From an optimization exercise on the open Yosys and OpenROAD flow, aimed at small area and a short achievable clock period; shortcuts taken in it are not production practice.
The RTL was checked by simulation tests, not by an equivalence proof against the original design.

==> design/flow/design.v <==
module ModAdd(
	input [32-1:0] in_1,
	input [32-1:0] in_2,
	input [32-1:0] modulus,
	output logic [32-1:0] out
);
logic [32:0] ans;
logic [32:0] ans_tmp;
always_comb begin
	ans = in_1 + in_2;
	ans_tmp = ans - modulus;
	out = (ans >= modulus) ? ans_tmp : ans;
end
endmodule
module ModSub(
	input [32-1:0] in_1,
	input [32-1:0] in_2,
	input [32-1:0] modulus,
	output logic [32-1:0] out
);
logic signed [32:0] ans;
logic signed [32:0] ans_tmp;
always_comb begin
	ans = in_1 - in_2;
	ans_tmp = ans + modulus;
	out = (ans[32] == 1'b1) ? ans_tmp : ans;
end
endmodule
module barrett_reduction 
#(
    parameter DATA_WIDTH = 32,  
    parameter DOUBLE_DATA_WIDTH = 2 * DATA_WIDTH, 
    parameter alpha = DATA_WIDTH + 1, 
    parameter beta = -2,
    parameter RS_FRI = DATA_WIDTH + beta, 
    parameter RS_SEC = alpha - beta, 
    parameter pre_computing_width = DATA_WIDTH + 3, 
    parameter DATA_FRI_RS_WIDTH = DOUBLE_DATA_WIDTH - RS_FRI, 
    parameter DATA_MULT_PRE_WIDTH = DATA_FRI_RS_WIDTH + pre_computing_width, 
    parameter precompute  = 11'd514
)
(
    input [DATA_WIDTH-1:0] a,
    input [DATA_WIDTH-1:0] b,
    input [DATA_WIDTH-1:0] modulus,
    input clk,
    input rst,
    output logic [DATA_WIDTH-1:0] result
);
    logic [DOUBLE_DATA_WIDTH-1:0] a_mul_b; 
    logic [DATA_FRI_RS_WIDTH-1:0] a_mul_b_RS; 
    logic [DATA_MULT_PRE_WIDTH-1:0] a_mul_b_RS_mul_precompute; 
    logic [DATA_WIDTH:0] Q;
    logic [DOUBLE_DATA_WIDTH-1:0] QM;
    logic [DATA_WIDTH:0] C_Minus_QM;
    logic [DATA_WIDTH:0] C_Minus_QM_1;
    logic [DATA_WIDTH-1:0]C_Minus_QM_MUX;
    always_comb begin
        a_mul_b = a*b;
        a_mul_b_RS = a_mul_b >> RS_FRI;
        a_mul_b_RS_mul_precompute = a_mul_b_RS * precompute;
        Q = a_mul_b_RS_mul_precompute >> RS_SEC;
        QM = Q * modulus;
        C_Minus_QM = a_mul_b - QM;
        C_Minus_QM_1 = C_Minus_QM - modulus;
        C_Minus_QM_MUX   = ((C_Minus_QM_1[DATA_WIDTH] == 1'b1)) ? C_Minus_QM : C_Minus_QM_1; 
    end
    always_ff @( posedge clk or posedge rst ) begin
        if (rst) begin
            result <= 'd0;
        end else begin
            result <= C_Minus_QM_MUX;
        end
    end
endmodule
module BU2_NWC (
    input [32-1:0] in1,
    input [32-1:0] in2,
    input [32-1:0] twiddle,
    input [32-1:0] modulus,
    input rst,
    input clk,
    output logic [32-1:0] BU_a,
    output logic [32-1:0] BU_b,
    output logic [32-1:0] twiddle_BU_out,
    output logic [32-1:0] modulus_BU_out
);
    logic [32-1:0] pip0_in1;
    logic [32-1:0] pip0_modulus;
    logic [32-1:0] pip0_twiddle;
    logic [32-1:0] add_out;
    logic [32-1:0] sub_out;
    logic [32-1:0] barrett_result_in2;
    barrett_reduction #(.pre_computing_width(32+3) , 
                        .precompute(35'd11453246119))
    barrett_reduction(
        .a(in2),
        .b(twiddle),
        .modulus(modulus),
        .clk(clk),
        .rst(rst),
        .result(barrett_result_in2)
    );
    always_ff @( posedge clk or posedge rst ) begin 
        if (rst) begin
            pip0_in1 <= 'd0;
            pip0_modulus <= 'd0;
            pip0_twiddle <= 'd0;
        end else begin
            pip0_in1 <= in1;
            pip0_modulus <= modulus;
            pip0_twiddle <= twiddle;
        end
    end
    ModAdd add1(
        .in_1(pip0_in1),
        .in_2(barrett_result_in2),
        .modulus(pip0_modulus),
        .out(add_out)
    );
    ModSub sub1(
        .in_1(pip0_in1),
        .in_2(barrett_result_in2),
        .modulus(pip0_modulus),
        .out(sub_out)
    );
    always_ff @( posedge clk or posedge rst ) begin 
        if (rst) begin
            BU_a <= 'd0;
            BU_b <= 'd0;
            twiddle_BU_out <= 'd0;
            modulus_BU_out <= 'd0;
        end else begin
            BU_a <= add_out;
            BU_b <= sub_out;
            twiddle_BU_out <= pip0_twiddle;
            modulus_BU_out <= pip0_modulus;
        end
    end
endmodule
==> design/flow/run.sh <==
#!/bin/bash
# synth_recipe.tcl (not shown) runs the flow's synth.tcl, then flattens the netlist and writes it again
# the make line also repeats each setting of config.mk as NAME=value (left out here)
make -C /OpenROAD-flow-scripts/flow DESIGN_CONFIG=/design/flow/config.mk WORK_HOME=/design/flow/orfs CLKGATE_MAP_FILE= SYNTH_SCRIPT=/design/flow/synth_recipe.tcl finish
==> design/flow/config.mk <==
export PLATFORM = sky130hd
export DESIGN_NAME = BU2_NWC
export DESIGN_NICKNAME = BU2_NWC
export VERILOG_FILES = /design/flow/design.v
export SDC_FILE = /design/flow/constraint.sdc
export NUM_CORES = 4
export LEC_CHECK = 0
export CAP_MARGIN = 20
export CORE_MARGIN = 2
export CORE_UTILIZATION = 40
export SLEW_MARGIN = 20
==> design/flow/constraint.sdc <==
create_clock -name core_clock -period 32.0 [get_ports {clk}]
set_input_delay 6.4000 -clock core_clock [delete_from_list [all_inputs] [get_ports {clk}]]
set_output_delay 6.4000 -clock core_clock [all_outputs]
set_load 0.01 [all_outputs]
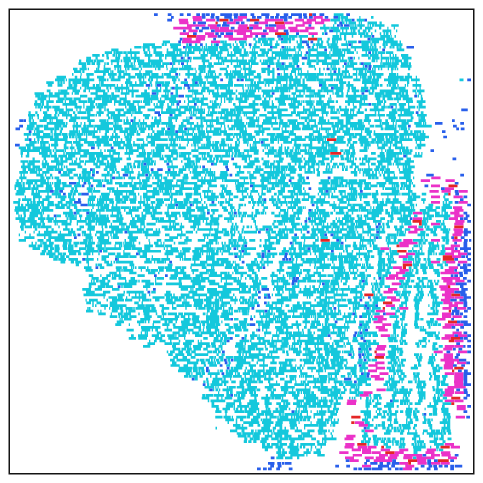
*Cells colored by class*
(1 px per micron)
registers -> magenta  # cells 256, share of their area 7.2%
clock drivers and dummy loads -> red  # cells 48, share of their area 1.0%
remaining logic cells -> cyan  # cells 8422, share of their area 86%
remaining buffers and delay cells -> blue  # cells 553, share of their area 5.6%

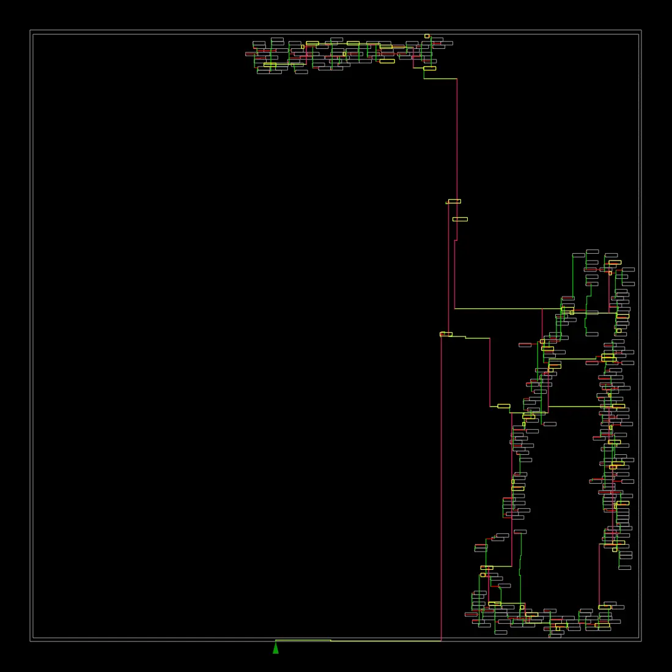
*Clock routing*
Worst Skew: 14.4 ps
Num Clock Sinks: 256
clkbuf count: 30
FF+latch count: 256

==> reports/results.ini <==
[route]
via_per_inst = 4.98
dr_total_vias = 60145
drtAntennaViolNets = 0
firstDrtPassIters = 7
drcViolationCount = 0
wl_per_cell_microns = 19.4
wirelength_microns = 234000
drt_iter0_drc = 3349

[critical_path]
reg2reg_to = BU_a[5]
reg2reg_from = barrett_reduction.result[1]
critPathArrivalTime_ps = 31440
worst_path_max_delay_cell = clkdlybuf4s50_1
slowest_delay_ps = 720
required_ps = 32490
r2r_slack_ps = 24540
worstSetupPathType = in -> reg
rr_worst_depth = 27
crit_path_frequent_cell = fa_1
start_kind = input pin
crit_fanout = 31
end_kind = register

[clocking]
cts_tree = yes
cts_resized = 0
numCtsBuffers = 26
worstSkewPairLatency_ps = 610
htreeDepth = 1
clkSlewWorstSetupHoldPaths_ps = 60
postCtsHoldBufs = 0
cts_setup_buffers = 0
clock_path_buffers = 3
root_buffer = clkbuf_16

[hold_path]
hp-start = pip0_twiddle[8]
whs_endpoint = twiddle_BU_out[8]
hp-class = reg -> reg
hold_depth = 0

[die]
fp.dieW_microns = 463
ios = 258
die_y_microns = 463
initial_core_util_pct = 40.2
coreArea_sq_um = 210000
fp.dieArea_sq_um = 214000
rows = 168

[placement]
io_buffers = 257
hpwlAfterDp_microns = 208000
place_area_sq_um = 91500
place_congestion = 0.976

[cells_and_area]
final_util_pct = 44.2
final_area_sq_um = 92600
fin_nets = 12202
areaGrowthSynthToFinish_pct = 9.87
layout_commonest_cell = inv_1
nFillCells = 20264
final_cell_mix = 2390 x inv_1, 1818 x fa_1, 995 x ha_1
layout-drive-gt1-share_pct = 4.95

[yosys]
ys_warn_count = 4
synthTopCellsByArea = fa_1 43%, ha_1 15%, inv_1 11%
synth-seq-cells = 256
synth_seq_area_share_pct = 7.60
synth_most_common_cell = inv_1
synthArstFlopShare_pct = 100
synth_commonest_cells = 2391 x inv_1, 1818 x fa_1, 995 x ha_1
netlist_area_sq_um = 84200
synth_top_cell_by_area = fa_1
synth_top_cell_area_share_pct = 43.2
syn-num-nets = 11937
synth_edf_count = 0
synth_area_per_cell_sq_um = 9.37
synth.distinct_cells = 78
synthCells = 8994
synth_ff_type = dfrtp_1

[global_routing]
grt_usage_pct = 22.2
grt_use_met2_pct = 38.0
grt_pass1_wl_microns = 374000
grt_max_degree = 74
grt_pass1_vias = 65700
grt_overflow = 0
grt_busiest_layer = met2
grtUsageMet3_pct = 2.45
met1_usage_pct = 30.4
antenna_found_initial = 8

[sta]
post-route-min-period_ps = 30950
worstMarginPinSlew_ps = 1200
slew_violations = 0
finalHoldViolCount = 0
setup_viol = 0
fmax_mhz = 32.3
period_share_pct = 96.7
hold_slack_ps = 347
relSlewSlack_pct = 19.5

[run_status]
outcome = complete, no violations

[flow_run]
drv_cap = 0

how the worst max path moves through the flow:
stage	start	end	slack (ps)	depth (start not counted)
finish	in2[5]	barrett_reduction.result[8]	1050	87
global route	twiddle[7]	barrett_reduction.result[8]	-8	98
CTS	in2[20]	barrett_reduction.result[1]	290	85
detailed placement	in2[20]	barrett_reduction.result[1]	-260	85
global placement	in2[20]	barrett_reduction.result[1]	-280	85
floorplan	twiddle[2]	barrett_reduction.result[10]	2350	88
sequential cells by signal (all words and copies together), names as in the netlist:
register,count
BU_a,32
BU_b,32
barrett_reduction.result,32
modulus_BU_out,32
pip0_in1,32
pip0_modulus,32
pip0_twiddle,32
twiddle_BU_out,32
critical path: cells and delay by family:
family          cells  cell delay (ps)
fa+ha+maj          28            12710
compound gates     23             5160
buf+inv            18             2490
simple gates       11             2400
xor+xnor            6             1860
mux                 1              320
logic make-up (layout without fill, tap and decap cells):
logic type / Yosys count / in the layout / synth area share [%]
AOI/OAI and AO/OA: 697 / 697 / 5.30
DFF: 256 / 256 / 7.60
buffers and inverters: 2707 / 2992 / 12.1
xor gates and xnor gates: 313 / 313 / 3.37
other: 0 / 2 / 0
muxes: 69 / 69 / 1.03
adders and majority gates: 2813 / 2813 / 58.0
and+or+nand+nor: 2139 / 2139 / 12.6
routing by layer:
| metal | vias to the layer above | part of all wire (%) |
|---|---|---|
| li1 | 27111 | - |
| met3 | 238 | 5.1 |
| met4 | 6 | 2.1 |
| met5 | - | 0.015 |
| met2 | 1412 | 49 |
| met1 | 31378 | 44 |
through the flow:
step	setup WS, ps	TNS, ps	instances
CTS	291	0	12084
finish	1050	0	12086
floorplan	2350	0	8994
detailed placement	-262	-6780	12036
global placement	-277	-7220	12036
global route	-7.64	-12.7	12085
cell type report:
class	instances	area [sq um]	area share, %
diodes	2	5.00	0.00541
clock buffers	30	676	0.730
clock inverters	18	220	0.238
inverters	2391	8980	9.70
multi-input cells	6031	67800	73.3
flip-flops and latches	256	6410	6.92
well taps	2805	3510	3.79
repair buffers	553	4960	5.36

-- separate check: timing with driven ports --
In the flow no input, the clock included, has a driving cell. The finished layout below was timed again as built, in two steps. Step 1: set_driving_cell puts a clkbuf_16 on clk and a buf_2 on each other input, an assumption about the parent block. Step 2 times the ports against the registers' clock, not the clock port: input delays grow and output delays shrink by t, the midpoint of the rising clock arrivals with the driver on. Slacks: ideal ports / drivers / drivers and shift; pairs: ideal ports / drivers.
t, ns: 0.679
setup slack, ns: 1.051 / 1.089 / 0.410
worst setup path at the end: input to register
latest minus earliest clock arrival (ns): 0.015 / 0.015
After both steps setup and hold are still met in this run. For this run, drivers alone change the setup slack by +0.038 ns; drivers and shift together by -0.641 ns.
